Background: an optimization exercise with open tools, aiming at small area, a short achievable clock period and few clock cycles. Do not read the settings as production practice.
RTL that was checked went through simulation tests only; none was proved equivalent to the original.
Some runs may be left out. An edit can pass the tests and still lose a function that they never use.
For run 2, only the layout was checked, not whether the RTL still works.

==> flow/design.v <==
module padder1(in, byte_num, out);
    input      [31:0] in;
    input      [1:0]  byte_num;
    output reg [31:0] out;
    always @ (*)
      case (byte_num)
        0: out = 32'h1000000;
        1: out = {in[31:24], 24'h010000};
        2: out = {in[31:16], 16'h0100};
        3: out = {in[31:8],   8'h01};
      endcase
endmodule
module padder(clk, reset, in, in_ready, is_last, byte_num, buffer_full, out, out_ready, f_ack);
    input              clk, reset;
    input      [31:0]  in;
    input              in_ready, is_last;
    input      [1:0]   byte_num;
    output             buffer_full;  
    output reg [575:0] out;          
    output             out_ready;    
    input              f_ack;        
    reg                state;       
    reg                done;         
    reg        [17:0]  i;            
    wire       [31:0]  v0;           
    reg        [31:0]  v1;           
    wire               accept,       
                       update;
    assign buffer_full = i[17];
    assign out_ready = buffer_full;
    assign accept = (~ state) & in_ready & (~ buffer_full);  
    assign update = (accept | (state & (~ buffer_full))) & (~ done);  
    always @ (posedge clk)
      if (reset)
        out <= 0;
      else if (update)
        out <= {out[575-32:0], v1};
    always @ (posedge clk)
      if (reset)
        i <= 0;
      else if (f_ack | update)
        i <= {i[16:0], 1'b1} & {18{~ f_ack}};
    always @ (posedge clk)
      if (reset)
        state <= 0;
      else if (is_last)
        state <= 1;
    always @ (posedge clk)
      if (reset)
        done <= 0;
      else if (state & out_ready)
        done <= 1;
    padder1 p0 (in, byte_num, v0);
    always @ (*)
      begin
        if (state)
          begin
            v1 = 0;
            v1[7] = v1[7] | i[16];  
          end
        else if (is_last == 0)
          v1 = in;
        else
          begin
            v1 = v0;
            v1[7] = v1[7] | i[16];
          end
      end
endmodule
module rconst(i, rc);
    input      [23:0] i;
    output reg [63:0] rc;
    always @ (i)
      begin
        rc = 0;
        rc[0] = i[0] | i[4] | i[5] | i[6] | i[7] | i[10] | i[12] | i[13] | i[14] | i[15] | i[20] | i[22];
        rc[1] = i[1] | i[2] | i[4] | i[8] | i[11] | i[12] | i[13] | i[15] | i[16] | i[18] | i[19];
        rc[3] = i[2] | i[4] | i[7] | i[8] | i[9] | i[10] | i[11] | i[12] | i[13] | i[14] | i[18] | i[19] | i[23];
        rc[7] = i[1] | i[2] | i[4] | i[6] | i[8] | i[9] | i[12] | i[13] | i[14] | i[17] | i[20] | i[21];
        rc[15] = i[1] | i[2] | i[3] | i[4] | i[6] | i[7] | i[10] | i[12] | i[14] | i[15] | i[16] | i[18] | i[20] | i[21] | i[23];
        rc[31] = i[3] | i[5] | i[6] | i[10] | i[11] | i[12] | i[19] | i[20] | i[22] | i[23];
        rc[63] = i[2] | i[3] | i[6] | i[7] | i[13] | i[14] | i[15] | i[16] | i[17] | i[19] | i[20] | i[21] | i[23];
      end
endmodule
module round(in, round_const, out);
    input  [1599:0] in;
    input  [63:0]   round_const;
    output [1599:0] out;
    wire   [63:0]   a[4:0][4:0];
    wire   [63:0]   b[4:0];
    wire   [63:0]   c[4:0][4:0], d[4:0][4:0], e[4:0][4:0], f[4:0][4:0], g[4:0][4:0];
    genvar x, y;
    generate
      for(y=0; y<5; y=y+1)
        begin : L0
          for(x=0; x<5; x=x+1)
            begin : L1
              assign a[x][y] = in[1599 - 64*(5*y+x) : 1599 - 64*(5*y+x) - 63];
            end
        end
    endgenerate
    generate
      for(x=0; x<5; x=x+1)
        begin : L2
          assign b[x] = a[x][0] ^ a[x][1] ^ a[x][2] ^ a[x][3] ^ a[x][4];
        end
    endgenerate
    generate
      for(y=0; y<5; y=y+1)
        begin : L3
          for(x=0; x<5; x=x+1)
            begin : L4
              assign c[x][y] = a[x][y] ^ b[(x == 0 ? 4 : x - 1)] ^ {b[(x == 4 ? 0 : x + 1)][62:0], b[(x == 4 ? 0 : x + 1)][63]};
            end
        end
    endgenerate
    assign d[0][0] = c[0][0];
    assign d[1][0] = {c[1][0][62:0], c[1][0][63]};
    assign d[2][0] = {c[2][0][63-62:0], c[2][0][63:63-62+1]};
    assign d[3][0] = {c[3][0][63-28:0], c[3][0][63:63-28+1]};
    assign d[4][0] = {c[4][0][63-27:0], c[4][0][63:63-27+1]};
    assign d[0][1] = {c[0][1][63-36:0], c[0][1][63:63-36+1]};
    assign d[1][1] = {c[1][1][63-44:0], c[1][1][63:63-44+1]};
    assign d[2][1] = {c[2][1][63-6:0], c[2][1][63:63-6+1]};
    assign d[3][1] = {c[3][1][63-55:0], c[3][1][63:63-55+1]};
    assign d[4][1] = {c[4][1][63-20:0], c[4][1][63:63-20+1]};
    assign d[0][2] = {c[0][2][63-3:0], c[0][2][63:63-3+1]};
    assign d[1][2] = {c[1][2][63-10:0], c[1][2][63:63-10+1]};
    assign d[2][2] = {c[2][2][63-43:0], c[2][2][63:63-43+1]};
    assign d[3][2] = {c[3][2][63-25:0], c[3][2][63:63-25+1]};
    assign d[4][2] = {c[4][2][63-39:0], c[4][2][63:63-39+1]};
    assign d[0][3] = {c[0][3][63-41:0], c[0][3][63:63-41+1]};
    assign d[1][3] = {c[1][3][63-45:0], c[1][3][63:63-45+1]};
    assign d[2][3] = {c[2][3][63-15:0], c[2][3][63:63-15+1]};
    assign d[3][3] = {c[3][3][63-21:0], c[3][3][63:63-21+1]};
    assign d[4][3] = {c[4][3][63-8:0], c[4][3][63:63-8+1]};
    assign d[0][4] = {c[0][4][63-18:0], c[0][4][63:63-18+1]};
    assign d[1][4] = {c[1][4][63-2:0], c[1][4][63:63-2+1]};
    assign d[2][4] = {c[2][4][63-61:0], c[2][4][63:63-61+1]};
    assign d[3][4] = {c[3][4][63-56:0], c[3][4][63:63-56+1]};
    assign d[4][4] = {c[4][4][63-14:0], c[4][4][63:63-14+1]};
    assign e[0][0] = d[0][0];
    assign e[0][2] = d[1][0];
    assign e[0][4] = d[2][0];
    assign e[0][1] = d[3][0];
    assign e[0][3] = d[4][0];
    assign e[1][3] = d[0][1];
    assign e[1][0] = d[1][1];
    assign e[1][2] = d[2][1];
    assign e[1][4] = d[3][1];
    assign e[1][1] = d[4][1];
    assign e[2][1] = d[0][2];
    assign e[2][3] = d[1][2];
    assign e[2][0] = d[2][2];
    assign e[2][2] = d[3][2];
    assign e[2][4] = d[4][2];
    assign e[3][4] = d[0][3];
    assign e[3][1] = d[1][3];
    assign e[3][3] = d[2][3];
    assign e[3][0] = d[3][3];
    assign e[3][2] = d[4][3];
    assign e[4][2] = d[0][4];
    assign e[4][4] = d[1][4];
    assign e[4][1] = d[2][4];
    assign e[4][3] = d[3][4];
    assign e[4][0] = d[4][4];
    generate
      for(y=0; y<5; y=y+1)
        begin : L5
          for(x=0; x<5; x=x+1)
            begin : L6
              assign f[x][y] = e[x][y] ^ ((~ e[(x == 4 ? 0 : x + 1)][y]) & e[(x == 3 ? 0 : x == 4 ? 1 : x + 2)][y]);
            end
        end
    endgenerate
    generate
      for(x=0; x<64; x=x+1)
        begin : L60
          if(x==0 || x==1 || x==3 || x==7 || x==15 || x==31 || x==63)
            assign g[0][0][x] = f[0][0][x] ^ round_const[x];
          else
            assign g[0][0][x] = f[0][0][x];
        end
    endgenerate
    generate
      for(y=0; y<5; y=y+1)
        begin : L7
          for(x=0; x<5; x=x+1)
            begin : L8
              if(x!=0 || y!=0)
                assign g[x][y] = f[x][y];
            end
        end
    endgenerate
    generate
      for(y=0; y<5; y=y+1)
        begin : L99
          for(x=0; x<5; x=x+1)
            begin : L100
              assign out[1599 - 64*(5*y+x) : 1599 - 64*(5*y+x) - 63] = g[x][y];
            end
        end
    endgenerate
endmodule
module f_permutation(clk, reset, in, in_ready, ack, out, out_ready);
    input               clk, reset;
    input      [575:0]  in;
    input               in_ready;
    output              ack;
    output reg [1599:0] out;
    output reg          out_ready;
    reg        [22:0]   i;  
    wire       [1599:0] round_in, round_out;
    wire       [63:0]   rc;  
    wire                update;
    wire                accept;
    reg                 calc;  
    assign accept = in_ready & (~ calc);  
    always @ (posedge clk)
      if (reset) i <= 0;
      else       i <= {i[21:0], accept};
    always @ (posedge clk)
      if (reset) calc <= 0;
      else       calc <= (calc & (~ i[22])) | accept;
    assign update = calc | accept;
    assign ack = accept;
    always @ (posedge clk)
      if (reset)
        out_ready <= 0;
      else if (accept)
        out_ready <= 0;
      else if (i[22])  
        out_ready <= 1;
    assign round_in = accept ? {in ^ out[1599:1599-575], out[1599-576:0]} : out;
    rconst
      rconst_ ({i, accept}, rc);
    round
      round_ (round_in, rc, round_out);
    always @ (posedge clk)
      if (reset)
        out <= 0;
      else if (update)
        out <= round_out;
endmodule
module keccak(clk, reset, in, in_ready, is_last, byte_num, buffer_full, out, out_ready);
    input              clk, reset;
    input      [31:0]  in;
    input              in_ready, is_last;
    input      [1:0]   byte_num;
    output             buffer_full;  
    output     [511:0] out;
    output reg         out_ready;
    reg                state;     
    wire       [575:0] padder_out,
                       padder_out_1;  
    wire               padder_out_ready;
    wire               f_ack;
    wire      [1599:0] f_out;
    wire               f_out_ready;
    wire       [511:0] out1;       
    reg        [22:0]  i;          
    genvar w, b;
    assign out1 = f_out[1599:1599-511];
    always @ (posedge clk)
      if (reset)
        i <= 0;
      else
        i <= {i[21:0], state & f_ack};
    always @ (posedge clk)
      if (reset)
        state <= 0;
      else if (is_last)
        state <= 1;
    generate
      for(w=0; w<8; w=w+1)
        begin : L0
          for(b=0; b<8; b=b+1)
            begin : L1
              assign out[(((w)*64 + (b)*8) + 7):((w)*64 + (b)*8)] = out1[(((w)*64 + (7-b)*8) + 7):((w)*64 + (7-b)*8)];
            end
        end
    endgenerate
    generate
      for(w=0; w<9; w=w+1)
        begin : L2
          for(b=0; b<8; b=b+1)
            begin : L3
              assign padder_out[(((w)*64 + (b)*8) + 7):((w)*64 + (b)*8)] = padder_out_1[(((w)*64 + (7-b)*8) + 7):((w)*64 + (7-b)*8)];
            end
        end
    endgenerate
    always @ (posedge clk)
      if (reset)
        out_ready <= 0;
      else if (i[22])
        out_ready <= 1;
    padder
      padder_ (clk, reset, in, in_ready, is_last, byte_num, buffer_full, padder_out_1, padder_out_ready, f_ack);
    f_permutation
      f_permutation_ (clk, reset, padder_out, padder_out_ready, f_ack, f_out, f_out_ready);
endmodule
==> flow/run.sh <==
#!/bin/bash
# synth_recipe.tcl (not shown) runs the flow's synth.tcl, then flattens the netlist and writes it again
# the make line also repeats each setting of config.mk as NAME=value (left out here)
make -C /OpenROAD-flow-scripts/flow DESIGN_CONFIG=/design/flow/config.mk WORK_HOME=/design/flow/orfs CLKGATE_MAP_FILE= SYNTH_SCRIPT=/design/flow/synth_recipe.tcl finish
==> flow/config.mk <==
export PLATFORM = sky130hd
export DESIGN_NAME = keccak
export DESIGN_NICKNAME = keccak
export VERILOG_FILES = /design/flow/design.v
export SDC_FILE = /design/flow/constraint.sdc
export NUM_CORES = 4
export LEC_CHECK = 0
export CAP_MARGIN = 40
export CORE_MARGIN = 2
export CORE_UTILIZATION = 20
export PLACE_DENSITY = 0.35
export SLEW_MARGIN = 40
==> flow/constraint.sdc <==
create_clock -name core_clock -period 6.5 [get_ports {clk}]
set_input_delay 1.3000 -clock core_clock [delete_from_list [all_inputs] [get_ports {clk}]]
set_output_delay 1.3000 -clock core_clock [all_outputs]
set_load 0.01 [all_outputs]
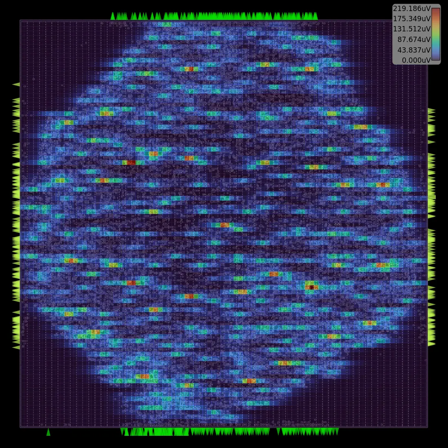
Fig. 1. Static IR drop (run 1).

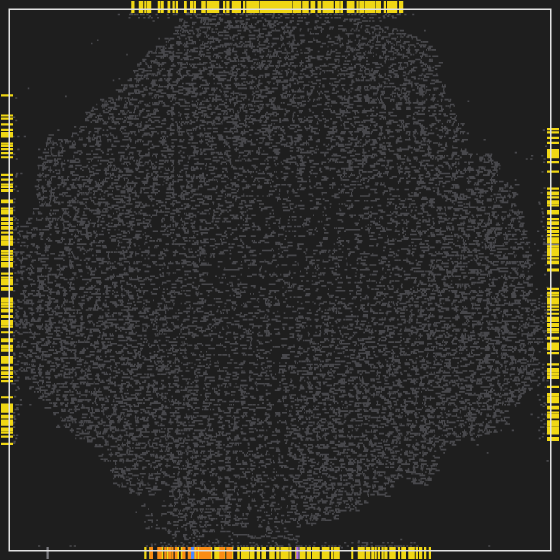
Fig. 2. Pin placement (run 1).
Pins as bars across the die edge, other pins in grey.
| port | colour | pins | direction | edge |
|---|---|---|---|---|
| out | yellow | 512 | output | 158 north, 120 west, 120 south, 114 east |
| in | orange | 32 | input | south |
| buffer_full | purple | 1 | output | south |
| byte_num | blue | 2 | input | south |
all pins by edge: 159 south, 158 north, 120 west, 115 east
Die X-Extent: 915 um
# port buffers: 551
DIE HEIGHT: 915 um

==> impl_metrics.csv, run 1 <==
group,metric,value,unit
worst_setup_path,path_class,"flop to flop",
global_route,grt_use_met2,52.3,%
placed_design,placedCellCount,28100,
final_layout,buffer_area_share,8.58,%
detailed_routing,drt_iter0_drc,27800,
detailed_routing,vias,153000,
timing,min_period,5.81,ns
final_layout,dominant-cell-class,"multi-input gates",
global_route,antenna_found_initial,337,
final_layout,drive_gt1_share,14.2,%
detailed_routing,met1_length,658000,um
global_route,grt_use_total,39.3,%
worst_setup_path,cp.required,7.53,ns
worst_hold_path,hold_start,"i[11]",
worst_setup_path,reg2regPathDepth,12,
final_layout,fin_util,24.4,%
clock_network,path_clk_slew,0.06,ns
worst_setup_path,crit_path_cell_trace,"buf_12 > nand2b_4 > buf_12 > buf_4 > nor2_1 > buf_4 > xor3_1 > xnor3_1 > nand2_1 > xor2_1 > buf_4 > o21ai_0",
detailed_routing,dr.pass1.iters,8,
global_route,grt_pass1_wl,2000000,um
final_layout,nonClockBufferCount,1943,
final_layout,finalNonFillerCells,29000,
detailed_routing,ant_nets,0,
final_layout,final_common_cell,"nand2_1",
status,status,"timing/DRC/antenna clean",
global_route,use_met1,47.7,%
worst_setup_path,crit_path_start_kind,"flop",
clock_network,insertion_delay,1.18,ns
worst_setup_path,crit_cells,12,
worst_setup_path,critPathMaxFanout,21,
placed_design,place_congestion,1.17,
synth,netlist_instances,16900,
final_layout,clkbuf_count,486,
final_layout,largestRegisters,"f_permutation_.out x1600, padder_.out x576",
timing,tightestPinTransition,1.17,ns
floorplan,initial_core_util,20.1,%
floorplan,pin_count,552,
synth,synth_area,166000,um^2
final_layout,finalNetCount,17600,
synth,muxShareOfSynthArea,0.0128,%
global_route,first_global_vias,129000,
final_layout,final-clk-cell-share,5.69,%
synth,synth.ff_latch_count,2244,
timing,period_share,89.4,%
final_layout,mostFrequentLayoutCells,"nand2_1, dfxtp_1, nor2_1, xnor3_1, xnor2_1",
synth,yosysTopAreaCell,"dfxtp_1",
synth,syn_area_per_cell,9.82,um^2
final_layout,fillers,88700,
worst_setup_path,crit_arrival,6.84,ns
worst_setup_path,crit_buf_inv,5,
worst_setup_path,timing.rr.start,"padder_.i[17]",
detailed_routing,dr_wl_met2,656000,um
worst_setup_path,worstSetupStartpoint,"padder_.i[17]",
clock_network,cts_buffers,336,
worst_setup_path,r2r-end,"f_permutation_.out[1516]",
floorplan,die-area,837000,um^2
worst_setup_path,critical-path-max-stage-delay,0.75,ns
final_layout,inv_count,2,
timing,finalSetupViolCount,0,
synth,ys_async_sr_fraction,0,%
synth,synth_compound_area_share,8.75,%
synth,yosys_warnings,6,
synth,synth_enable_flop_cells,0,
floorplan,tapCellCount,10900,
synth,yosys.area_share.simple,14.3,%
placed_design,post-place-ws,1.19,ns
final_layout,synthToLayoutAreaGrowth,21.7,%
worst_setup_path,cpMostUsedCell,"buf_4",
detailed_routing,top_layer_used,"met5",
clock_network,cts_tree,"yes",
worst_setup_path,rrSetupSlack,0.69,ns
detailed_routing,drt-wirelength-per-cell,59.1,um
detailed_routing,viasPerCell,5.29,
placed_design,hpwl,1480000,um
synth,synth.distinct_cells,56,
synth,synthTopCellsByArea,"dfxtp_1, xnor3_1, xnor2_1",
final_layout,regArea,45000,um^2
timing,hold_ws,0.434,ns
final_layout,largest_reg_flops,1600,
synth,synth_top_family_by_area,"XOR/XNOR gates",
final_layout,registers.top_by_ff_count,"f_permutation_.out",
clock_network,cts_buffer_depth,4,
global_route,met3_usage,15.6,%
clock_network,cts.repair.resized,0,
global_route,overflow,0,
timing,timing.fmax,172,MHz
synth,yosys.area_share.adder,0,%
floorplan,core-area,827000,um^2
Testbench counts for the RTL of run 1, summed over its fixed seeds: cycles 39,720.
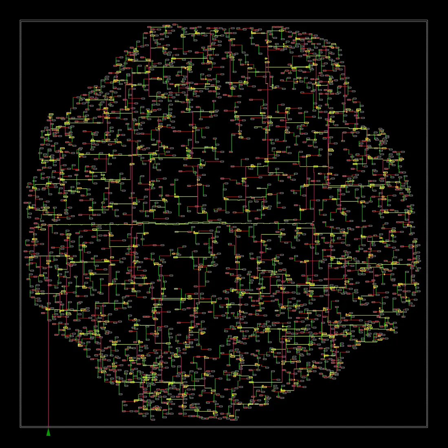
Fig. 3. Clock nets (run 1).
skew final: 0.123 ns
clk sink count: 2244

==> run 2: a larger rewrite; changed files in full <==
==> flow/design.v <==
module padder1(in, byte_num, out);
    input      [31:0] in;
    input      [1:0]  byte_num;
    output reg [31:0] out;
    always @ (*)
      case (byte_num)
        0: out = 32'h1000000;
        1: out = {in[31:24], 24'h010000};
        2: out = {in[31:16], 16'h0100};
        3: out = {in[31:8],   8'h01};
      endcase
endmodule
module rconst(n, rc);
    input      [4:0] n;
    output reg [6:0] rc;
    always @ (*)
      case (n)
        5'd0:  rc = 7'b0000001;
        5'd1:  rc = 7'b0011010;
        5'd2:  rc = 7'b1011110;
        5'd3:  rc = 7'b1110000;
        5'd4:  rc = 7'b0011111;
        5'd5:  rc = 7'b0100001;
        5'd6:  rc = 7'b1111001;
        5'd7:  rc = 7'b1010101;
        5'd8:  rc = 7'b0001110;
        5'd9:  rc = 7'b0001100;
        5'd10: rc = 7'b0110101;
        5'd11: rc = 7'b0100110;
        5'd12: rc = 7'b0111111;
        5'd13: rc = 7'b1001111;
        5'd14: rc = 7'b1011101;
        5'd15: rc = 7'b1010011;
        5'd16: rc = 7'b1010010;
        5'd17: rc = 7'b1001000;
        5'd18: rc = 7'b0010110;
        5'd19: rc = 7'b1100110;
        5'd20: rc = 7'b1111001;
        5'd21: rc = 7'b1011000;
        5'd22: rc = 7'b0100001;
        5'd23: rc = 7'b1110100;
        default: rc = 7'b0000000;
      endcase
endmodule
module round(in, mb, mg, pad, rc, rst, out);
    input  [1599:0] in;
    input  [575:0]  mb, mg;
    input           pad;
    input  [6:0]    rc;
    input           rst;
    output [1599:0] out;
    wire   [1599:0] a, t, b, nf;
    wire   [319:0]  c, d;
    wire   [575:0]  mn, s;
    assign s = {in[575] ^ pad, in[574:0]};
    knand #(576) an_ (mb, mg, mn);
    kxn   #(576) ax_ (s, mn, a[575:0]);
    assign a[1599:576] = in[1599:576];
    genvar x, y;
    generate
      for (x = 0; x < 5; x = x + 1) begin : TC
        wire [63:0] p01, p23, p234;
        kx2 #(64) x01_  (a[64*x +: 64], a[64*(x+5) +: 64], p01);
        kx2 #(64) x23_  (a[64*(x+10) +: 64], a[64*(x+15) +: 64], p23);
        kx2 #(64) x234_ (p23, a[64*(x+20) +: 64], p234);
        kx2 #(64) xc_   (p01, p234, c[64*x +: 64]);
      end
      for (x = 0; x < 5; x = x + 1) begin : TD
        wire [63:0] cm = c[64*((x+4)%5) +: 64];
        wire [63:0] cp = c[64*((x+1)%5) +: 64];
        kx2 #(64) xd_ (cm, {cp[62:0], cp[63]}, d[64*x +: 64]);
      end
      for (y = 0; y < 5; y = y + 1) begin : TY
        for (x = 0; x < 5; x = x + 1) begin : TX
          kx2 #(64) xt_ (a[64*(5*y+x) +: 64], d[64*x +: 64], t[64*(5*y+x) +: 64]);
        end
      end
    endgenerate
    function integer rot;
      input integer x, y;
      case (5*y+x)
        0: rot = 0;   1: rot = 1;   2: rot = 62;  3: rot = 28;  4: rot = 27;
        5: rot = 36;  6: rot = 44;  7: rot = 6;   8: rot = 55;  9: rot = 20;
        10: rot = 3;  11: rot = 10; 12: rot = 43; 13: rot = 25; 14: rot = 39;
        15: rot = 41; 16: rot = 45; 17: rot = 15; 18: rot = 21; 19: rot = 8;
        20: rot = 18; 21: rot = 2;  22: rot = 61; 23: rot = 56; 24: rot = 14;
        default: rot = 0;
      endcase
    endfunction
    generate
      for (y = 0; y < 5; y = y + 1) begin : PY
        for (x = 0; x < 5; x = x + 1) begin : PX
          localparam integer R = rot(x, y);
          localparam integer D = 5*((2*x+3*y)%5) + y;
          wire [63:0] l = t[64*(5*y+x) +: 64];
          if (R == 0)
            assign b[64*D +: 64] = l;
          else
            assign b[64*D +: 64] = {l[63-R:0], l[63:64-R]};
        end
      end
    endgenerate
    generate
      for (y = 0; y < 5; y = y + 1) begin : CY
        for (x = 0; x < 5; x = x + 1) begin : CX
          wire [63:0] b0 = b[64*(5*y+x) +: 64];
          wire [63:0] b1 = b[64*(5*y+(x+1)%5) +: 64];
          wire [63:0] b2 = b[64*(5*y+(x+2)%5) +: 64];
          wire [63:0] o;
          korn #(64) o_ (b1, b2, o);
          if (x == 0 && y == 0) begin : I
            wire [63:0] k = {rc[6], 31'b0, rc[5], 15'b0, rc[4], 7'b0, rc[3], 3'b0, rc[2], 1'b0, rc[1], rc[0]};
            wire [63:0] bk = b0 ^ k;
            kx2 #(64) x_ (bk, o, nf[64*(5*y+x) +: 64]);
          end else begin : N
            kx2 #(64) x_ (b0, o, nf[64*(5*y+x) +: 64]);
          end
        end
      end
    endgenerate
    knor #(1600) r_ (nf, {1600{rst}}, out);
endmodule
module kx2(a, b, y);
    parameter W = 64;
    input  [W-1:0] a, b;
    output [W-1:0] y;
    assign y = a ^ b;
endmodule
module kxn(a, b, y);
    parameter W = 64;
    input  [W-1:0] a, b;
    output [W-1:0] y;
    assign y = ~(a ^ b);
endmodule
module korn(a, b, y);
    parameter W = 64;
    input  [W-1:0] a, b;
    output [W-1:0] y;
    assign y = a | ~b;
endmodule
module knand(a, b, y);
    parameter W = 64;
    input  [W-1:0] a, b;
    output [W-1:0] y;
    assign y = ~(a & b);
endmodule
module knor(a, b, y);
    parameter W = 64;
    input  [W-1:0] a, b;
    output [W-1:0] y;
    assign y = ~(a | b);
endmodule
module keccak(clk, reset, in, in_ready, is_last, byte_num, buffer_full, out, out_ready);
    input              clk, reset;
    input      [31:0]  in;
    input              in_ready, is_last;
    input      [1:0]   byte_num;
    output             buffer_full;  
    output     [511:0] out;
    output reg         out_ready;
    reg       [1599:0] st;      
    reg        [575:0] mb;      
    reg        [17:0]  th;      
    reg        [17:0]  g;       
    reg                pad;     
    reg                ab;      
    reg                busy;    
    reg        [4:0]   rn;      
    reg        [6:0]   rc;      
    reg                full;    
    reg                blast;   
    reg                inl;     
    reg                bf;      
    reg                fin;     
    wire               accept = in_ready & ~bf;
    wire       [31:0]  p1, v, sv;
    wire       [17:0]  wsel;
    wire               complete = accept & (th[16] | is_last);
    wire               last_rnd = busy & (rn == 5'd23);
    wire               full_n  = (full & ~ab) | complete;
    wire               blast_n = (blast & ~ab) | (accept & is_last);
    wire               inl_n   = inl | (accept & is_last);
    wire               busy_n  = ab | (busy & ~last_rnd);
    wire               ab_n    = full_n & ~busy_n;
    wire       [17:0]  th_n    = ab ? 18'b0 : (th | wsel);
    wire       [4:0]   rn_n    = ab ? 5'd1 : (busy & ~last_rnd) ? rn + 5'd1 : 5'd0;
    wire       [6:0]   rc_n;
    wire               run = ab | busy;
    wire      [1599:0] r_out;
    wire       [575:0] mg;
    genvar w, j;
    assign buffer_full = bf;
    padder1 p0 (in, byte_num, p1);
    assign v  = is_last ? p1 : in;
    assign sv = {v[7:0], v[15:8], v[23:16], v[31:24]};
    generate
      for (w = 0; w < 18; w = w + 1) begin : W
        if (w == 0)
          assign wsel[w] = accept & ~th[w];
        else
          assign wsel[w] = accept & th[w-1] & ~th[w];
        always @ (posedge clk)
          if (wsel[w])
            mb[32*w +: 32] <= sv;
        assign mg[32*w +: 32] = {32{g[w]}};
      end
    endgenerate
    rconst rconst_ (rn_n, rc_n);
    always @ (posedge clk)
      if (reset)
        begin
          th <= 0; g <= 0; pad <= 0; ab <= 0; busy <= 0; rn <= 0;
          rc <= 7'b0000001; full <= 0; blast <= 0; inl <= 0; bf <= 0;
          fin <= 0; out_ready <= 0;
        end
      else
        begin
          th <= th_n;
          g <= {18{ab_n}} & th_n;
          pad <= ab_n & blast_n;
          ab <= ab_n;
          busy <= busy_n;
          rn <= rn_n;
          rc <= rc_n;
          full <= full_n;
          blast <= blast_n;
          inl <= inl_n;
          bf <= full_n | inl_n;
          fin <= fin | pad;
          out_ready <= out_ready | (fin & last_rnd);
        end
    round round_ (st, mb, mg, pad, rc, reset, r_out);
    always @ (posedge clk)
      if (run | reset)
        st <= r_out;
    generate
      for (j = 0; j < 64; j = j + 1) begin : O
        assign out[511-8*j -: 8] = st[64*(j/8) + 8*(j%8) +: 8];
      end
    endgenerate
endmodule
==> flow/config.mk <==
export PLATFORM = sky130hd
export DESIGN_NAME = keccak
export DESIGN_NICKNAME = keccak
export VERILOG_FILES = /design/flow/design.v
export SDC_FILE = /design/flow/constraint.sdc
export NUM_CORES = 4
export LEC_CHECK = 0
export CAP_MARGIN = 40
export CORE_MARGIN = 2
export CORE_UTILIZATION = 30
export PLACE_DENSITY = 0.45
export SETUP_SLACK_MARGIN = 3.0
export SLEW_MARGIN = 40
export SYNTH_HIERARCHICAL = 1
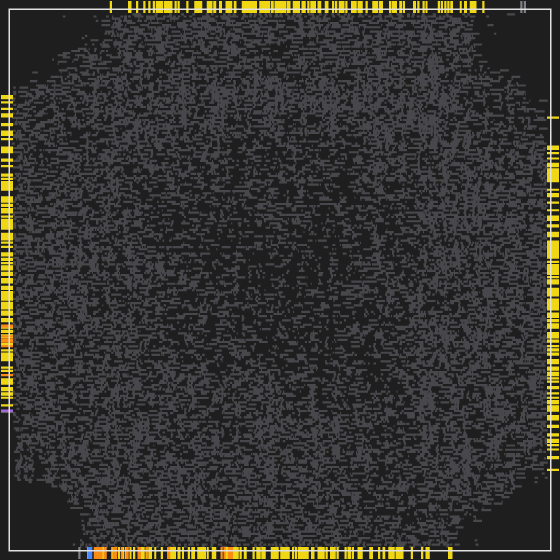
Fig. 4. Pin placement (run 2).
Pins as bars across the die edge, other pins in grey.
| port | colour | pins | direction | edge |
|---|---|---|---|---|
| byte_num | blue | 2 | input | south |
| buffer_full | purple | 1 | output | west |
| in | orange | 32 | input | 24 south, 8 west |
| out | yellow | 512 | output | 141 north, 132 south, 128 east, 111 west |
all pins by edge: 159 south, 143 north, 128 east, 122 west
Die X-Extent: 681 um
DIE HEIGHT: 681 um

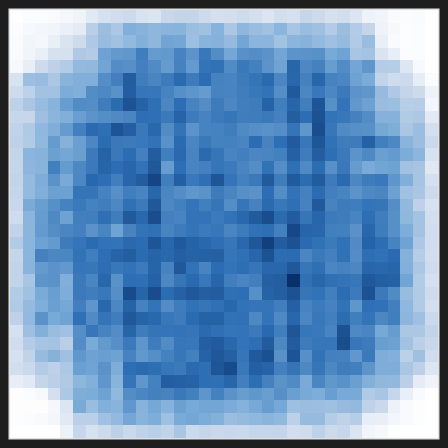
Fig. 5. Wiring heat map (run 2).
34 x 34 tiles, from white (low) to dark blue (high), scaled to the fullest tile. Values are wire area over tile area, all layers added.
tiles over half the peak: 63%
densest ninth of the die: centre
mean over tiles: 0.38
fullest tile: 0.70
nearly empty tiles: 2.5%

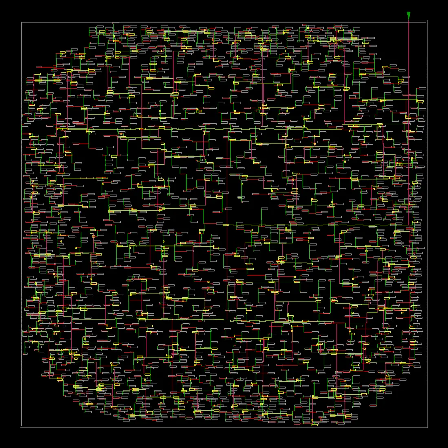
Fig. 6. Clock nets (run 2).
worst-skew pair later-pin latency: 1.04 ns

==> impl_metrics.csv, run 2 <==
group,metric,value,unit
global_route,grt_pass1_wl,1220000,um
clock_network,cts.repair.resized,2071,
synth,synth_area,138000,um^2
timing,finalClockSkew,0.0740,ns
worst_hold_path,hp-class,"flop to flop",
status,status,"timing/DRC/antenna clean",
placed_design,place_congestion,1.07,
final_layout,fillers,42300,
final_layout,fin_util,45.2,%
worst_setup_path,rrSetupSlack,2.87,ns
final_layout,clkbuf_count,370,
final_layout,registers.top_by_ff_count,"st",
detailed_routing,met1_length,399000,um
worst_setup_path,path_class,"flop to flop",
final_layout,largestRegisters,"st x1600, mb x576",
synth,synth_compound_area_share,0.204,%
worst_setup_path,critical-path-max-stage-delay,0.56,ns
global_route,overflow,0,
placed_design,post-place-ws,1.53,ns
detailed_routing,drt-wirelength-per-cell,47.5,um
global_route,grt_use_total,42.4,%
floorplan,core-area,456000,um^2
synth,syn_area_per_cell,11.3,um^2
final_layout,synthToLayoutAreaGrowth,49.9,%
worst_setup_path,crit_cells,12,
synth,ys_async_sr_fraction,0,%
detailed_routing,drt_iter0_drc,15000,
synth,synth_enable_flop_cells,2176,
global_route,first_global_vias,99500,
detailed_routing,top_layer_used,"met5",
global_route,grt_use_met2,61.5,%
timing,finalSetupViolCount,0,
synth,synth_top_family_by_area,"XOR/XNOR gates",
floorplan,initial_core_util,30.2,%
timing,hold_ws,0.458,ns
clock_network,cts_buffers,300,
detailed_routing,dr_wl_met2,419000,um
final_layout,dominant-cell-class,"multi-input gates",
worst_setup_path,r2r-end,"st[359]",
final_layout,drive_gt1_share,33.9,%
synth,yosysTopAreaCell,"edfxtp_1",
synth,yosys.area_share.adder,0.0727,%
detailed_routing,vias,108000,
global_route,met3_usage,11.9,%
floorplan,tapCellCount,6125,
synth,yosysMostFrequentCell,"xor2_1",
final_layout,inv_count,6,
final_layout,finalNonFillerCells,21200,
clock_network,cts_buffer_depth,4,
placed_design,placedCellCount,19500,
global_route,grt_most_used_layer,"met2",
timing,period_share,55.9,%
synth,yosys_warnings,9,
final_layout,final-clk-cell-share,4.56,%
final_layout,largest_reg_flops,1600,
final_layout,mostFrequentLayoutCells,"xor2_1, edfxtp_1, buf_4, nor2_1, nand2b_1",
synth,yosys.area_share.simple,13.9,%
global_route,antenna_found_initial,130,
worst_setup_path,critPathMaxFanout,17,
timing,timing.fmax,275,MHz
floorplan,die-area,464000,um^2
worst_setup_path,crit_buf_inv,3,
clock_network,path_clk_slew,0.06,ns
detailed_routing,dr.pass1.iters,6,
global_route,use_met1,54.7,%
worst_setup_path,worstSetupStartpoint,"g[9]",
worst_setup_path,crit_arrival,4.44,ns
worst_hold_path,hold_start,"inl",
final_layout,nonClockBufferCount,2804,
placed_design,hpwl,852000,um
worst_setup_path,reg2regPathDepth,12,
clock_network,cts_sinks,2233,
worst_setup_path,crit_path_cell_trace,"buf_12 > buf_16 > nand2_1 > xnor2_2 > xor2_2 > xor2_4 > buf_12 > xor2_4 > xor2_2 > nand2b_1 > xor2_1 > nor2_1",
final_layout,regArea,66500,um^2
timing,rsz0062_at_grt,"true",
placed_design,portBuffers,551,
synth,netlist_instances,12200,
floorplan,pin_count,552,
detailed_routing,viasPerCell,5.07,
worst_setup_path,timing.rr.start,"g[9]",
worst_setup_path,crit_path_start_kind,"flop",
final_layout,buffer_area_share,13.8,%
final_layout,finalNetCount,14800,
synth,muxShareOfSynthArea,0.318,%
detailed_routing,ant_nets,0,
timing,min_period,3.63,ns
synth,synthTopCellsByArea,"edfxtp_1, xor2_1, nand2b_1",
==> run 3, diff against run 2 <==
--- a/flow/design.v
+++ b/flow/design.v
@@ -51,11 +51,12 @@
     output [1599:0] out;
     wire   [1599:0] a, t, b, nf;
     wire   [319:0]  c, d;
-    wire   [575:0]  mn, s;
-    assign s = {in[575] ^ pad, in[574:0]};
+    wire   [575:0]  mn, mm;
+    wire   [63:0]   k;
+    assign a = in;
+    assign k = {rc[6], 31'b0, rc[5], 15'b0, rc[4], 7'b0, rc[3], 3'b0, rc[2], 1'b0, rc[1], rc[0]};
     knand #(576) an_ (mb, mg, mn);
-    kxn   #(576) ax_ (s, mn, a[575:0]);
-    assign a[1599:576] = in[1599:576];
+    assign mm = mn ^ {pad, 511'b0, k};
     genvar x, y;
     generate
       for (x = 0; x < 5; x = x + 1) begin : TC
@@ -103,17 +104,18 @@
     generate
       for (y = 0; y < 5; y = y + 1) begin : CY
         for (x = 0; x < 5; x = x + 1) begin : CX
-          wire [63:0] b0 = b[64*(5*y+x) +: 64];
+          localparam integer L = 5*y+x;
+          wire [63:0] b0 = b[64*L +: 64];
           wire [63:0] b1 = b[64*(5*y+(x+1)%5) +: 64];
           wire [63:0] b2 = b[64*(5*y+(x+2)%5) +: 64];
           wire [63:0] o;
           korn #(64) o_ (b1, b2, o);
-          if (x == 0 && y == 0) begin : I
-            wire [63:0] k = {rc[6], 31'b0, rc[5], 15'b0, rc[4], 7'b0, rc[3], 3'b0, rc[2], 1'b0, rc[1], rc[0]};
-            wire [63:0] bk = b0 ^ k;
-            kx2 #(64) x_ (bk, o, nf[64*(5*y+x) +: 64]);
+          if (L < 9) begin : M
+            wire [63:0] bm;
+            kxn #(64) m_ (b0, mm[64*L +: 64], bm);
+            kx2 #(64) x_ (bm, o, nf[64*L +: 64]);
           end else begin : N
-            kx2 #(64) x_ (b0, o, nf[64*(5*y+x) +: 64]);
+            kx2 #(64) x_ (b0, o, nf[64*L +: 64]);
           end
         end
       end
@@ -157,35 +159,35 @@
     input      [1:0]   byte_num;
     output             buffer_full;  
     output     [511:0] out;
-    output reg         out_ready;
+    output reg         out_ready;    
     reg       [1599:0] st;      
     reg        [575:0] mb;      
     reg        [17:0]  th;      
     reg        [17:0]  g;       
     reg                pad;     
-    reg                ab;      
-    reg                busy;    
     reg        [4:0]   rn;      
+    reg                bnd;     
     reg        [6:0]   rc;      
     reg                full;    
     reg                blast;   
     reg                inl;     
     reg                bf;      
-    reg                fin;     
+    reg                fcur;    
     wire               accept = in_ready & ~bf;
     wire       [31:0]  p1, v, sv;
     wire       [17:0]  wsel;
     wire               complete = accept & (th[16] | is_last);
-    wire               last_rnd = busy & (rn == 5'd23);
-    wire               full_n  = (full & ~ab) | complete;
-    wire               blast_n = (blast & ~ab) | (accept & is_last);
+    wire               go      = ~out_ready & (~bnd | full | fcur);
+    wire               absorb  = bnd & full;
+    wire               stop    = bnd & fcur;
+    wire               full_n  = (full & ~absorb) | complete;
+    wire               blast_n = (blast & ~absorb) | (accept & is_last);
     wire               inl_n   = inl | (accept & is_last);
-    wire               busy_n  = ab | (busy & ~last_rnd);
-    wire               ab_n    = full_n & ~busy_n;
-    wire       [17:0]  th_n    = ab ? 18'b0 : (th | wsel);
-    wire       [4:0]   rn_n    = ab ? 5'd1 : (busy & ~last_rnd) ? rn + 5'd1 : 5'd0;
+    wire       [4:0]   rn_n    = ~go ? rn : bnd ? 5'd0 : rn + 5'd1;
+    wire               bnd_n   = (rn_n == 5'd23);
+    wire               ab_n    = bnd_n & full_n;
+    wire       [17:0]  th_n    = absorb ? 18'b0 : (th | wsel);
     wire       [6:0]   rc_n;
-    wire               run = ab | busy;
     wire      [1599:0] r_out;
     wire       [575:0] mg;
     genvar w, j;
@@ -209,29 +211,30 @@
     always @ (posedge clk)
       if (reset)
         begin
-          th <= 0; g <= 0; pad <= 0; ab <= 0; busy <= 0; rn <= 0;
-          rc <= 7'b0000001; full <= 0; blast <= 0; inl <= 0; bf <= 0;
-          fin <= 0; out_ready <= 0;
+          th <= 0; g <= 0; pad <= 0; rn <= 5'd23; bnd <= 1; rc <= 0;
+          full <= 0; blast <= 0; inl <= 0; bf <= 0; fcur <= 0;
+          out_ready <= 0;
         end
       else
         begin
           th <= th_n;
           g <= {18{ab_n}} & th_n;
           pad <= ab_n & blast_n;
-          ab <= ab_n;
-          busy <= busy_n;
           rn <= rn_n;
-          rc <= rc_n;
+          bnd <= bnd_n;
+          if (go)
+            rc <= rc_n;
           full <= full_n;
           blast <= blast_n;
           inl <= inl_n;
           bf <= full_n | inl_n;
-          fin <= fin | pad;
-          out_ready <= out_ready | (fin & last_rnd);
+          if (absorb)
+            fcur <= blast;
+          out_ready <= out_ready | (go & stop);
         end
     round round_ (st, mb, mg, pad, rc, reset, r_out);
     always @ (posedge clk)
-      if (run | reset)
+      if (go | reset)
         st <= r_out;
     generate
       for (j = 0; j < 64; j = j + 1) begin : O
--- a/flow/config.mk
+++ b/flow/config.mk
@@ -7,8 +7,8 @@
 export LEC_CHECK = 0
 export CAP_MARGIN = 40
 export CORE_MARGIN = 2
-export CORE_UTILIZATION = 30
-export PLACE_DENSITY = 0.45
+export CORE_UTILIZATION = 70
+export PLACE_DENSITY = 0.85
 export SETUP_SLACK_MARGIN = 3.0
 export SLEW_MARGIN = 40
 export SYNTH_HIERARCHICAL = 1
==> impl_metrics.csv, run 3 <==
group,metric,value,unit
floorplan,die_h,447,um
clock_network,cts_setup_buffers,12,
global_route,overflow,662,
global_route,grt_max_degree,169,
global_route,first_global_vias,113000,
synth,yosys.area_share.simple,13.8,%
status,status,"aborted with a tool error",
placed_design,portBuffers,551,
synth,yosysSeqAreaShare,48.3,%
clock_network,cts_buffers,229,
placed_design,placedCellCount,15100,
clock_network,cts_hold_buf,0,
placed_design,hpwl,554000,um
clock_network,cts_buffer_depth,3,
floorplan,pin_count,552,
global_route,grt_use_total,77.2,%
global_route,met3_usage,69.3,%
synth,synthTopCellsByArea,"edfxtp_1, xor2_1, nand2b_1",
synth,synth_enable_flop_cells,2176,
global_route,use_met1,77.8,%
clock_network,htreeDepth,4,
status,tool.error,"[ERROR GRT-0116] Global routing finished with congestion. Check the congestion regions in the DRC Viewer.",
clock_network,cts_sinks,2232,
floorplan,die_x,447,um
clock_network,cts_root_buf,"clkbuf_16",
global_route,grt_pass1_wl,1050000,um
synth,yosysTopAreaCell,"edfxtp_1",
synth,synth.ff_latch_count,2232,
synth,netlist_instances,12200,
synth,yosys_warnings,9,
synth,synth_xor_xnor_area_share,34.3,%
floorplan,rows,162,
synth,yosys.area_share.adder,0.0728,%
clock_network,cts.repair.resized,156,
synth,synth_compound_area_share,0.265,%
placed_design,post-place-ws,2.39,ns
placed_design,place_congestion,1.43,
global_route,grt_most_used_layer,"met2",
global_route,grt_use_met2,89.6,%
synth,ys_async_sr_fraction,0,%
status,haltStage,"global routing (5_1_grt)",
floorplan,initial_core_util,70.5,%
placed_design,placed_cell_area,148000,um^2
synth,synth_flop_cell,"edfxtp_1",
synth,synth_area,138000,um^2
synth,muxShareOfSynthArea,0.318,%
synth,synth_top_family_by_area,"XOR/XNOR gates",
synth,yosysMostFrequentCell,"xor2_1",
synth,syn_area_per_cell,11.3,um^2
synth,synth_top_area_share,47.5,%
synth,synth.distinct_cells,52,
Testbench counts for the RTL of run 3, summed over its fixed seeds: cycles 39,635.
==> run 4, diff against run 3 <==
--- a/flow/design.v
+++ b/flow/design.v
@@ -163,6 +163,7 @@
     reg       [1599:0] st;      
     reg        [575:0] mb;      
     reg        [17:0]  th;      
+    reg        [17:0]  ws;      
     reg        [17:0]  g;       
     reg                pad;     
     reg        [4:0]   rn;      
@@ -188,6 +189,8 @@
     wire               ab_n    = bnd_n & full_n;
     wire       [17:0]  th_n    = absorb ? 18'b0 : (th | wsel);
     wire       [6:0]   rc_n;
+    wire               bf_n    = full_n | inl_n;
+    wire       [17:0]  ws_n;
     wire      [1599:0] r_out;
     wire       [575:0] mg;
     genvar w, j;
@@ -197,10 +200,11 @@
     assign sv = {v[7:0], v[15:8], v[23:16], v[31:24]};
     generate
       for (w = 0; w < 18; w = w + 1) begin : W
+        assign wsel[w] = in_ready & ws[w];
         if (w == 0)
-          assign wsel[w] = accept & ~th[w];
+          assign ws_n[w] = ~bf_n & ~th_n[w];
         else
-          assign wsel[w] = accept & th[w-1] & ~th[w];
+          assign ws_n[w] = ~bf_n & th_n[w-1] & ~th_n[w];
         always @ (posedge clk)
           if (wsel[w])
             mb[32*w +: 32] <= sv;
@@ -211,13 +215,14 @@
     always @ (posedge clk)
       if (reset)
         begin
-          th <= 0; g <= 0; pad <= 0; rn <= 5'd23; bnd <= 1; rc <= 0;
+          th <= 0; ws <= 18'b1; g <= 0; pad <= 0; rn <= 5'd23; bnd <= 1; rc <= 0;
           full <= 0; blast <= 0; inl <= 0; bf <= 0; fcur <= 0;
           out_ready <= 0;
         end
       else
         begin
           th <= th_n;
+          ws <= ws_n;
           g <= {18{ab_n}} & th_n;
           pad <= ab_n & blast_n;
           rn <= rn_n;
@@ -227,7 +232,7 @@
           full <= full_n;
           blast <= blast_n;
           inl <= inl_n;
-          bf <= full_n | inl_n;
+          bf <= bf_n;
           if (absorb)
             fcur <= blast;
           out_ready <= out_ready | (go & stop);
--- a/flow/config.mk
+++ b/flow/config.mk
@@ -7,8 +7,8 @@
 export LEC_CHECK = 0
 export CAP_MARGIN = 40
 export CORE_MARGIN = 2
-export CORE_UTILIZATION = 70
-export PLACE_DENSITY = 0.85
+export CORE_UTILIZATION = 50
+export PLACE_DENSITY = 0.65
 export SETUP_SLACK_MARGIN = 3.0
 export SLEW_MARGIN = 40
 export SYNTH_HIERARCHICAL = 1
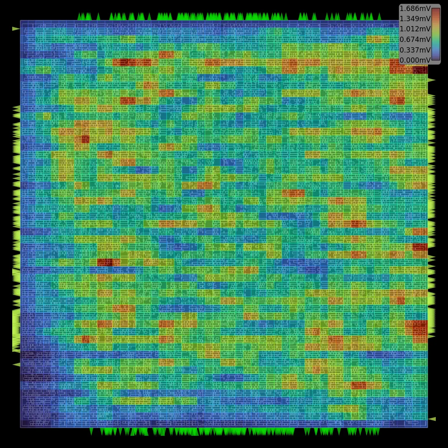
Fig. 7. Static IR drop (run 4).

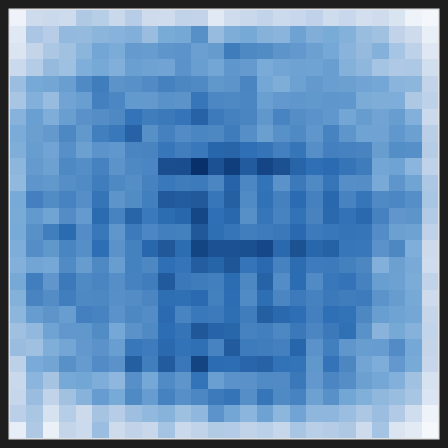
Fig. 8. Wiring heat map (run 4).
26 x 26 tiles, from white (low) to dark blue (high), scaled to the fullest tile. Values are wire area over tile area, all layers added.
mean over tiles: 0.60
tiles over half the peak: 71%
densest ninth of the die: centre
fullest tile: 1.1
Tot GR Track Use: 59.2%
per-cell routed wire length: 49.7 um
WL final: 848000 um
routed via count: 110000

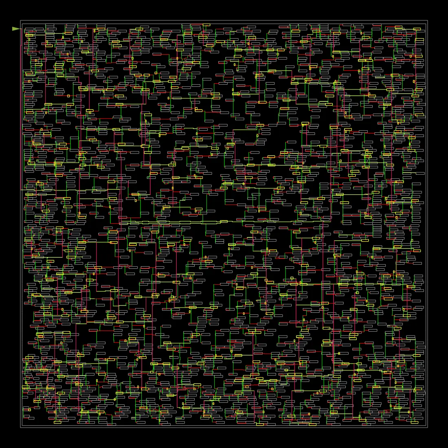
Fig. 9. Clock nets (run 4).
clk sink count: 2250
CTS buffer count: 271
clock buf count: 335

==> impl_metrics.csv, run 4 <==
group,metric,value,unit
floorplan,die_h,529,um
worst_hold_path,whs_path_depth,2,
synth,yosys.area_share.adder,0.0725,%
worst_setup_path,cpMostUsedCell,"xor2_1",
placed_design,post-place-ws,2.35,ns
final_layout,sh_seq_area,38.8,%
placed_design,placedCellCount,16300,
detailed_routing,ant_nets,0,
synth,synthTopCellsByArea,"edfxtp_1, xor2_1, nand2b_1",
synth,ys_async_sr_fraction,0,%
synth,synth_area,138000,um^2
synth,netlist_instances,12200,
timing,fin_ws,2.66,ns
final_layout,registers.top_by_ff_count,"st",
floorplan,pin_count,552,
global_route,met3_usage,32.7,%
final_layout,finalNonFillerCells,17100,
clock_network,cts_tree,"yes",
detailed_routing,met1_length,265000,um
synth,synth_compound_area_share,0.228,%
synth,yosys.area_share.simple,13.9,%
clock_network,cts_setup_buffers,87,
timing,setup_tns,0,ns
global_route,grt_use_met2,77.3,%
floorplan,die-area,280000,um^2
worst_setup_path,critPathMaxFanout,5,
final_layout,dominant-cell-class,"multi-input gates",
synth,synth.distinct_cells,56,
detailed_routing,drt_iter0_drc,21700,
global_route,grt_most_used_layer,"met2",
clock_network,htreeDepth,5,
global_route,overflow,0,
worst_setup_path,rrSetupSlack,2.66,ns
clock_network,cts.repair.resized,412,
timing,relSlewSlack,25.5,%
status,status,"timing/DRC/antenna clean",
placed_design,place_congestion,1.23,
run,cap_viol_max_count,0,
final_layout,largestRegisters,"st x1600, mb x576",
placed_design,placed_cell_area,155000,um^2
synth,synth.ff_latch_count,2250,
final_layout,mostFrequentLayoutCells,"xor2_1, edfxtp_1, nor2_1, nand2b_1, xor2_2",
clock_network,cts_hold_buf,0,
final_layout,multi_input_area,80700,um^2
final_layout,finalNetCount,13100,
final_layout,fillers,21300,
floorplan,rows,192,
global_route,antenna_found_initial,94,
synth,synth_top_area_share,47.3,%
final_layout,largest_reg_flops,1600,
timing,hold_ws,0.480,ns
worst_setup_path,path_class,"flop to flop",
floorplan,core-area,274000,um^2
final_layout,fin_util,62.9,%
clock_network,insertion_delay,0.96,ns
floorplan,die_x,529,um
global_route,grt_pass1_wl,1040000,um
timing,min_period,3.84,ns
worst_setup_path,worstSetupStartpoint,"st[1247]",
clock_network,cts_buffer_depth,4,
synth,muxShareOfSynthArea,0.325,%
detailed_routing,dr_wl_met2,319000,um
final_layout,nonClockBufferCount,1106,
global_route,first_global_vias,98800,
synth,synth_flop_cell,"edfxtp_1",
synth,synth_xor_xnor_area_share,34.2,%
synth,synth_enable_flop_cells,2176,
synth,yosysTopAreaCell,"edfxtp_1",
placed_design,portBuffers,551,
clock_network,path_clk_slew,0.06,ns
clock_network,cts_root_buf,"clkbuf_16",
synth,yosysMostFrequentCell,"xor2_1",
synth,yosysSeqAreaShare,48.4,%
global_route,grt_max_degree,158,
global_route,use_met1,66.0,%
floorplan,initial_core_util,50.4,%
worst_setup_path,crit_arrival,4.49,ns
worst_setup_path,crit_path_top_delay_cell,"xor2_1",
placed_design,hpwl,701000,um
synth,synth_top_family_by_area,"XOR/XNOR gates",
synth,syn_area_per_cell,11.3,um^2
synth,yosys_warnings,9,
timing,timing.fmax,261,MHz
Testbench counts for the RTL of run 4, summed over its fixed seeds: cycles 39,635.
==> run 5, diff against run 4 <==
--- a/flow/config.mk
+++ b/flow/config.mk
@@ -8,6 +8,8 @@
 export CAP_MARGIN = 40
 export CORE_MARGIN = 2
 export CORE_UTILIZATION = 50
+export CTS_CLUSTER_DIAMETER = 60
+export CTS_CLUSTER_SIZE = 24
 export PLACE_DENSITY = 0.65
 export SETUP_SLACK_MARGIN = 3.0
 export SLEW_MARGIN = 40
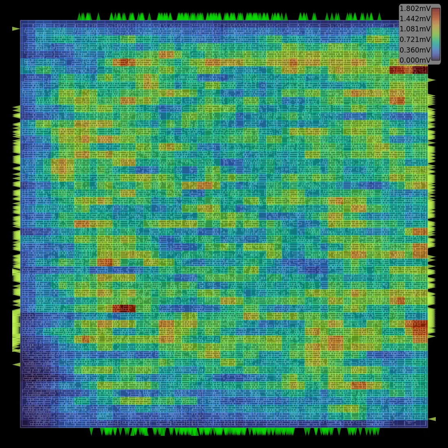
Fig. 10. Static IR drop (run 5).

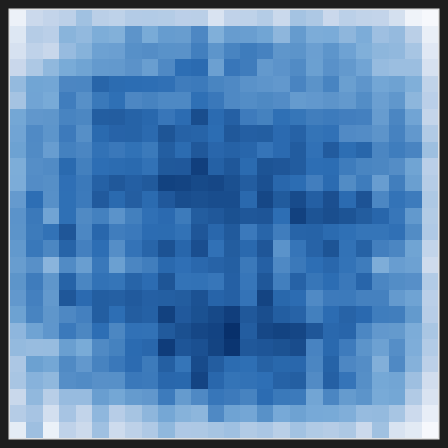
Fig. 11. Wiring heat map (run 5).
26 x 26 tiles, from white (low) to dark blue (high), scaled to the fullest tile. Values are wire area over tile area, all layers added.
tiles over half the peak: 77%
fullest tile: 0.94
mean over tiles: 0.59
densest ninth of the die: centre

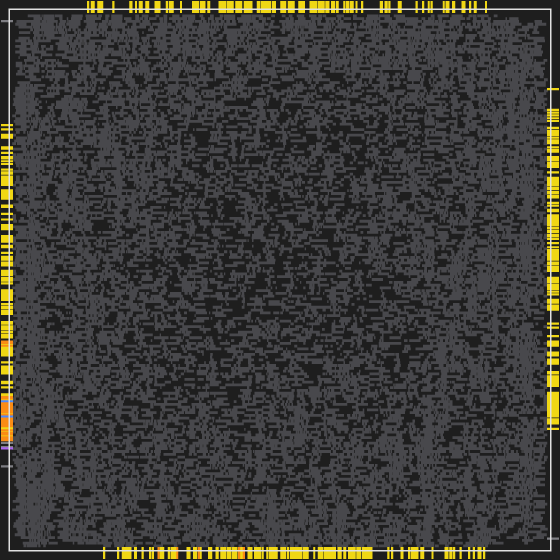
Fig. 12. Pin placement (run 5).
Pins as bars across the die edge, other pins in grey.
| port | colour | pins | direction | edge |
|---|---|---|---|---|
| out | yellow | 512 | output | 136 south, 136 east, 132 north, 108 west |
| in | orange | 32 | input | 27 west, 5 south |
| byte_num | blue | 2 | input | west |
| buffer_full | purple | 1 | output | west |
all pins by edge: 142 west, 141 south, 137 east, 132 north

==> impl_metrics.csv, run 5 <==
group,metric,value,unit
status,status,"timing/DRC/antenna clean",
synth,muxShareOfSynthArea,0.325,%
floorplan,die_x,529,um
timing,setup_tns,0,ns
final_layout,clkbuf_count,236,
synth,netlist_instances,12200,
timing,hold_ws,0.492,ns
worst_hold_path,whs_path_depth,2,
clock_network,htreeDepth,4,
worst_setup_path,crit_buf_inv,0,
floorplan,pin_count,552,
detailed_routing,drc,0,
synth,yosys.area_share.adder,0.0725,%
worst_setup_path,critPathMaxFanout,5,
final_layout,finalNetCount,13100,
worst_setup_path,cpLargestDelayFamily,"XOR/XNOR gates",
final_layout,fillers,21300,
clock_network,cts.repair.resized,412,
detailed_routing,wl_met3,149000,um
final_layout,fin_util,62.5,%
synth,yosysTopAreaCell,"edfxtp_1",
final_layout,registers.top_by_ff_count,"st",
synth,synth.ff_latch_count,2250,
global_route,grt_most_used_layer,"met2",
timing,min_period,3.83,ns
synth,synth_xor_xnor_area_share,34.2,%
global_route,first_global_vias,97700,
timing,tightestPinTransition,1.12,ns
global_route,grt_use_met2,76.9,%
synth,synth_top_area_share,47.3,%
synth,synth_flop_cell,"edfxtp_1",
worst_hold_path,hold_start,"fcur",
synth,syn_area_per_cell,11.3,um^2
detailed_routing,viasPerCell,6.40,
clock_network,insertion_delay,0.99,ns
timing,fin_ws,2.67,ns
placed_design,place_congestion,1.23,
synth,synthTopCellsByArea,"edfxtp_1, xor2_1, nand2b_1",
worst_setup_path,crit_path_start_kind,"flop",
clock_network,cts_root_buf,"clkbuf_16",
worst_setup_path,crit_cells,7,
global_route,grt_pass1_wl,1040000,um
clock_network,cts_hold_buf,0,
global_route,antenna_found_initial,82,
final_layout,largest_reg_flops,1600,
final_layout,mostFrequentLayoutCells,"xor2_1, edfxtp_1, nor2_1, nand2b_1, xor2_2",
synth,synth_area,138000,um^2
clock_network,cts_tree,"yes",
run,cap_viol_max_count,0,
worst_setup_path,crit_arrival,4.53,ns
placed_design,placedCellCount,16300,
detailed_routing,wirelength,843000,um
detailed_routing,drt_iter0_drc,21700,
synth,yosysSeqAreaShare,48.4,%
synth,synth_top_family_by_area,"XOR/XNOR gates",
placed_design,post-place-ws,2.35,ns
timing,relSlewSlack,25.1,%
synth,synth.distinct_cells,56,
final_layout,nonClockBufferCount,1136,
floorplan,core-area,274000,um^2
floorplan,initial_core_util,50.4,%
detailed_routing,vias,109000,
global_route,overflow,0,
synth,synth_compound_area_share,0.228,%
global_route,grt_use_total,58.9,%
clock_network,cts_setup_buffers,113,
final_layout,finalNonFillerCells,17000,
worst_setup_path,worstSetupStartpoint,"st[1248]",
floorplan,rows,192,
placed_design,hpwl,701000,um
final_layout,synthToLayoutAreaGrowth,24.2,%
worst_setup_path,rrSetupSlack,2.67,ns
worst_setup_path,path_class,"flop to flop",
placed_design,placed_cell_area,155000,um^2
synth,synth_enable_flop_cells,2176,
placed_design,portBuffers,551,
clock_network,path_clk_slew,0.09,ns
final_layout,inv_count,7,
timing,timing.fmax,261,MHz
global_route,use_met1,66.2,%
synth,yosys.area_share.simple,13.9,%
clock_network,cts_buffer_depth,4,
detailed_routing,drt-wirelength-per-cell,49.6,um
final_layout,multi_input_area,80800,um^2
final_layout,dominant-cell-class,"multi-input gates",
detailed_routing,ant_nets,0,
final_layout,sh_seq_area,39.0,%
clock_network,cts_buffers,214,
floorplan,die_h,529,um
synth,yosys_warnings,9,
synth,yosysMostFrequentCell,"xor2_1",
floorplan,die-area,280000,um^2
clock_network,cts_sinks,2250,
final_layout,largestRegisters,"st x1600, mb x576",
global_route,met3_usage,31.9,%
worst_setup_path,crit_path_top_delay_cell,"xor2_1",
detailed_routing,dr_wl_met2,320000,um
synth,ys_async_sr_fraction,0,%
worst_setup_path,cpMostUsedCell,"xor2_1",
final_layout,multi_input_area_share,47.2,%
global_route,grt_max_degree,158,
detailed_routing,met1_length,266000,um
==> run 6, diff against run 5 <==
--- a/flow/config.mk
+++ b/flow/config.mk
@@ -7,10 +7,8 @@
 export LEC_CHECK = 0
 export CAP_MARGIN = 40
 export CORE_MARGIN = 2
-export CORE_UTILIZATION = 50
-export CTS_CLUSTER_DIAMETER = 60
-export CTS_CLUSTER_SIZE = 24
-export PLACE_DENSITY = 0.65
+export CORE_UTILIZATION = 40
+export PLACE_DENSITY = 0.55
 export SETUP_SLACK_MARGIN = 3.0
 export SLEW_MARGIN = 40
 export SYNTH_HIERARCHICAL = 1
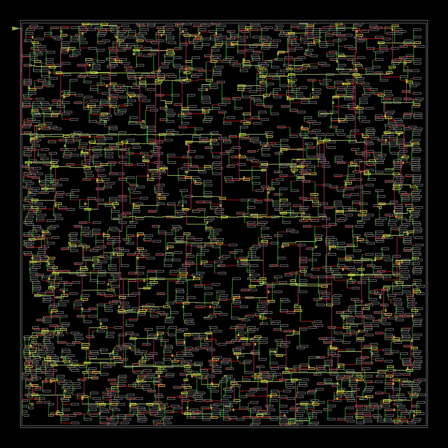
Fig. 13. Clock nets (run 6).
CTS buffer count: 285
skew final: 0.0558 ns
worst-skew pair later-pin latency: 0.99 ns
clock buf count: 363
sequential cell count: 2250

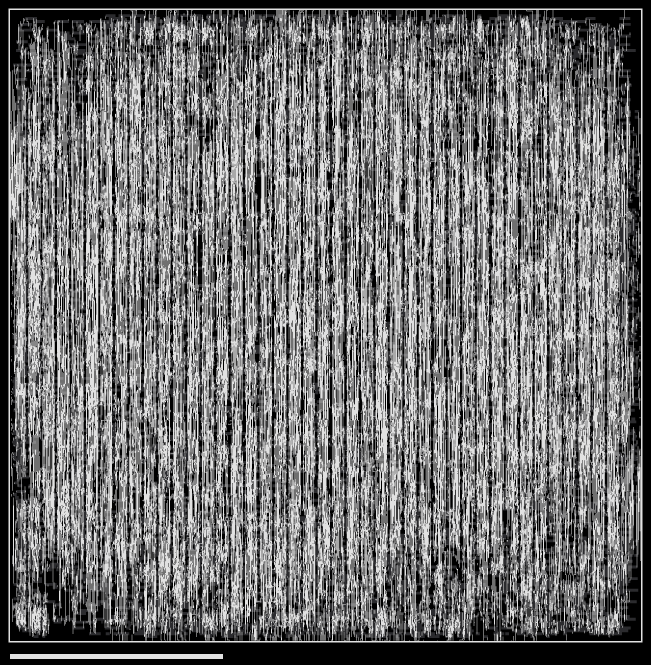
Fig. 14. M2 wires (run 6).
Scale bar: 200 um. Cells faint in the background.
wire length on this layer: 364 mm
nets with wire on the layer: 11668
longest straight run: 418 um

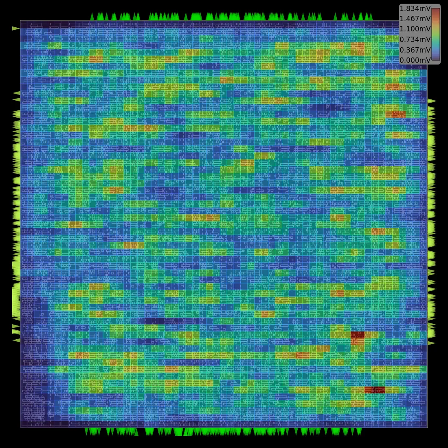
Fig. 15. Static IR drop (run 6).

==> impl_metrics.csv, run 6 <==
group,metric,value,unit
status,status,"timing/DRC/antenna clean",
detailed_routing,dr_wl_met2,364000,um
synth,synth_area,138000,um^2
final_layout,nonClockBufferCount,1323,
clock_network,cts_root_buf,"clkbuf_16",
placed_design,placed_cell_area,159000,um^2
worst_setup_path,path_class,"flop to flop",
synth,synthTopCellsByArea,"edfxtp_1, xor2_1, nand2b_1",
placed_design,place_congestion,1.15,
synth,muxShareOfSynthArea,0.325,%
final_layout,finalNonFillerCells,18200,
floorplan,die_x,591,um
synth,yosysSeqAreaShare,48.4,%
detailed_routing,drc,0,
clock_network,cts.repair.resized,512,
global_route,grt_most_used_layer,"met2",
synth,yosysTopAreaCell,"edfxtp_1",
final_layout,mostFrequentLayoutCells,"xor2_1, edfxtp_1, nor2_1, nand2b_1, xor2_2",
timing,hold_ws,0.474,ns
clock_network,cts_hold_buf,0,
final_layout,inv_count,7,
synth,yosysMostFrequentCell,"xor2_1",
floorplan,die-area,350000,um^2
timing,min_period,3.78,ns
floorplan,initial_core_util,40.2,%
worst_setup_path,crit_path_start_kind,"flop",
worst_setup_path,critPathMaxFanout,5,
final_layout,largestRegisters,"st x1600, mb x576",
final_layout,fillers,30000,
synth,synth.distinct_cells,56,
synth,yosys_warnings,9,
timing,fin_ws,2.72,ns
detailed_routing,met1_length,328000,um
final_layout,registers.top_by_ff_count,"st",
placed_design,placedCellCount,17300,
detailed_routing,wirelength,927000,um
final_layout,synthToLayoutAreaGrowth,28.6,%
global_route,grt_pass1_wl,1130000,um
final_layout,dominant-cell-class,"multi-input gates",
global_route,grt_max_degree,144,
detailed_routing,viasPerCell,5.90,
synth,synth_flop_cell,"edfxtp_1",
floorplan,pin_count,552,
detailed_routing,drt_iter0_drc,18800,
floorplan,die_h,591,um
global_route,use_met1,62.6,%
final_layout,fin_util,51.7,%
worst_setup_path,worstSetupStartpoint,"st[1168]",
timing,setup_tns,0,ns
worst_setup_path,cpLargestDelayFamily,"XOR/XNOR gates",
global_route,grt_use_total,52.0,%
synth,synth_compound_area_share,0.228,%
synth,syn_area_per_cell,11.3,um^2
timing,tightestPinTransition,1.05,ns
global_route,grt_use_met2,70.4,%
worst_setup_path,crit_cells,7,
timing,relSlewSlack,29.7,%
worst_setup_path,crit_buf_inv,0,
synth,synth.ff_latch_count,2250,
global_route,overflow,0,
synth,yosys.area_share.simple,13.9,%
worst_hold_path,hold_start,"th[17]",
synth,synth_top_family_by_area,"XOR/XNOR gates",
clock_network,cts_buffer_depth,4,
final_layout,multi_input_area,82600,um^2
synth,synth_top_area_share,47.3,%
clock_network,cts_sinks,2250,
worst_setup_path,cpMostUsedCell,"xor2_1",
synth,yosys.area_share.adder,0.0725,%
placed_design,portBuffers,551,

==> notes/layouts.md <==
Pictures saved along the way, in no particular order.

M2 wires.
Scale bar: 200 um. Cells faint in the background.
shot_01.png
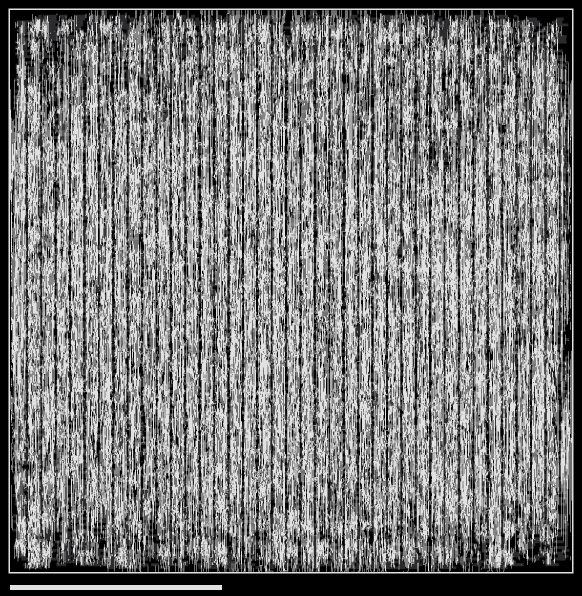
shot_02.png
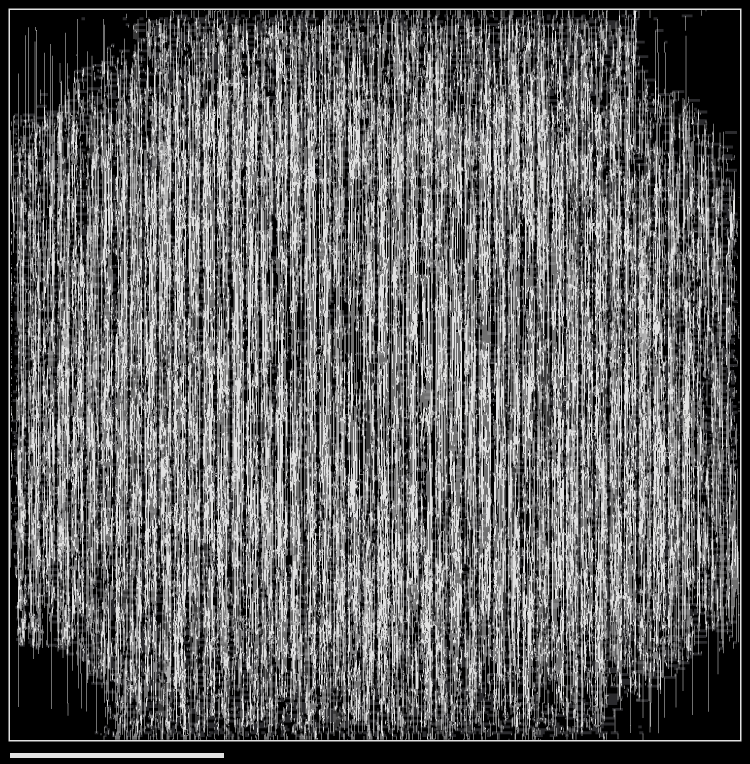
- run 4 = shot_01.png
- run 2 = shot_02.png

Key to shot_01.png:
main direction: vertical
wire length on this layer: 319 mm
nets with wire on the layer: 11594

-- port drivers added, routing unchanged --
In the flow no input, the clock included, has a driving cell. The finished layouts below were timed again as built, in two steps. Step 1 assumes that a clkbuf_16 drives the clock port and a buf_2 every other input. Step 2 moves the port delays by t, midway between the first and last clock arrival at a register: inputs arrive t later, outputs are due t later. That takes back most of the time a late clock gives input paths. Three values: ideal ports, drivers, drivers and shift; two values: the first two.
| run | t, ns | setup WS [ns] | worst setup path at the end | slew at the worst register clock pin (ns) |
|---|---|---|---|---|
| run 1 | 1.287 | 0.687 / 0.687 / 0.687 | register to register | 0.07 / 0.07 |
| run 2 | 1.140 | 2.866 / 2.835 / 2.397 | input to register | 0.07 / 0.07 |
| run 4 | 1.056 | 2.663 / 2.663 / 2.158 | input to register | 0.07 / 0.07 |
| run 5 | 1.083 | 2.673 / 2.673 / 2.119 | input to register | 0.09 / 0.09 |
| run 6 | 1.087 | 2.716 / 2.716 / 1.855 | input to register | 0.07 / 0.07 |
After both steps every run listed still meets setup and hold. The setup slack of run 6, which loses most, moves by 0.000 ns with the drivers and by -0.861 ns with both steps.
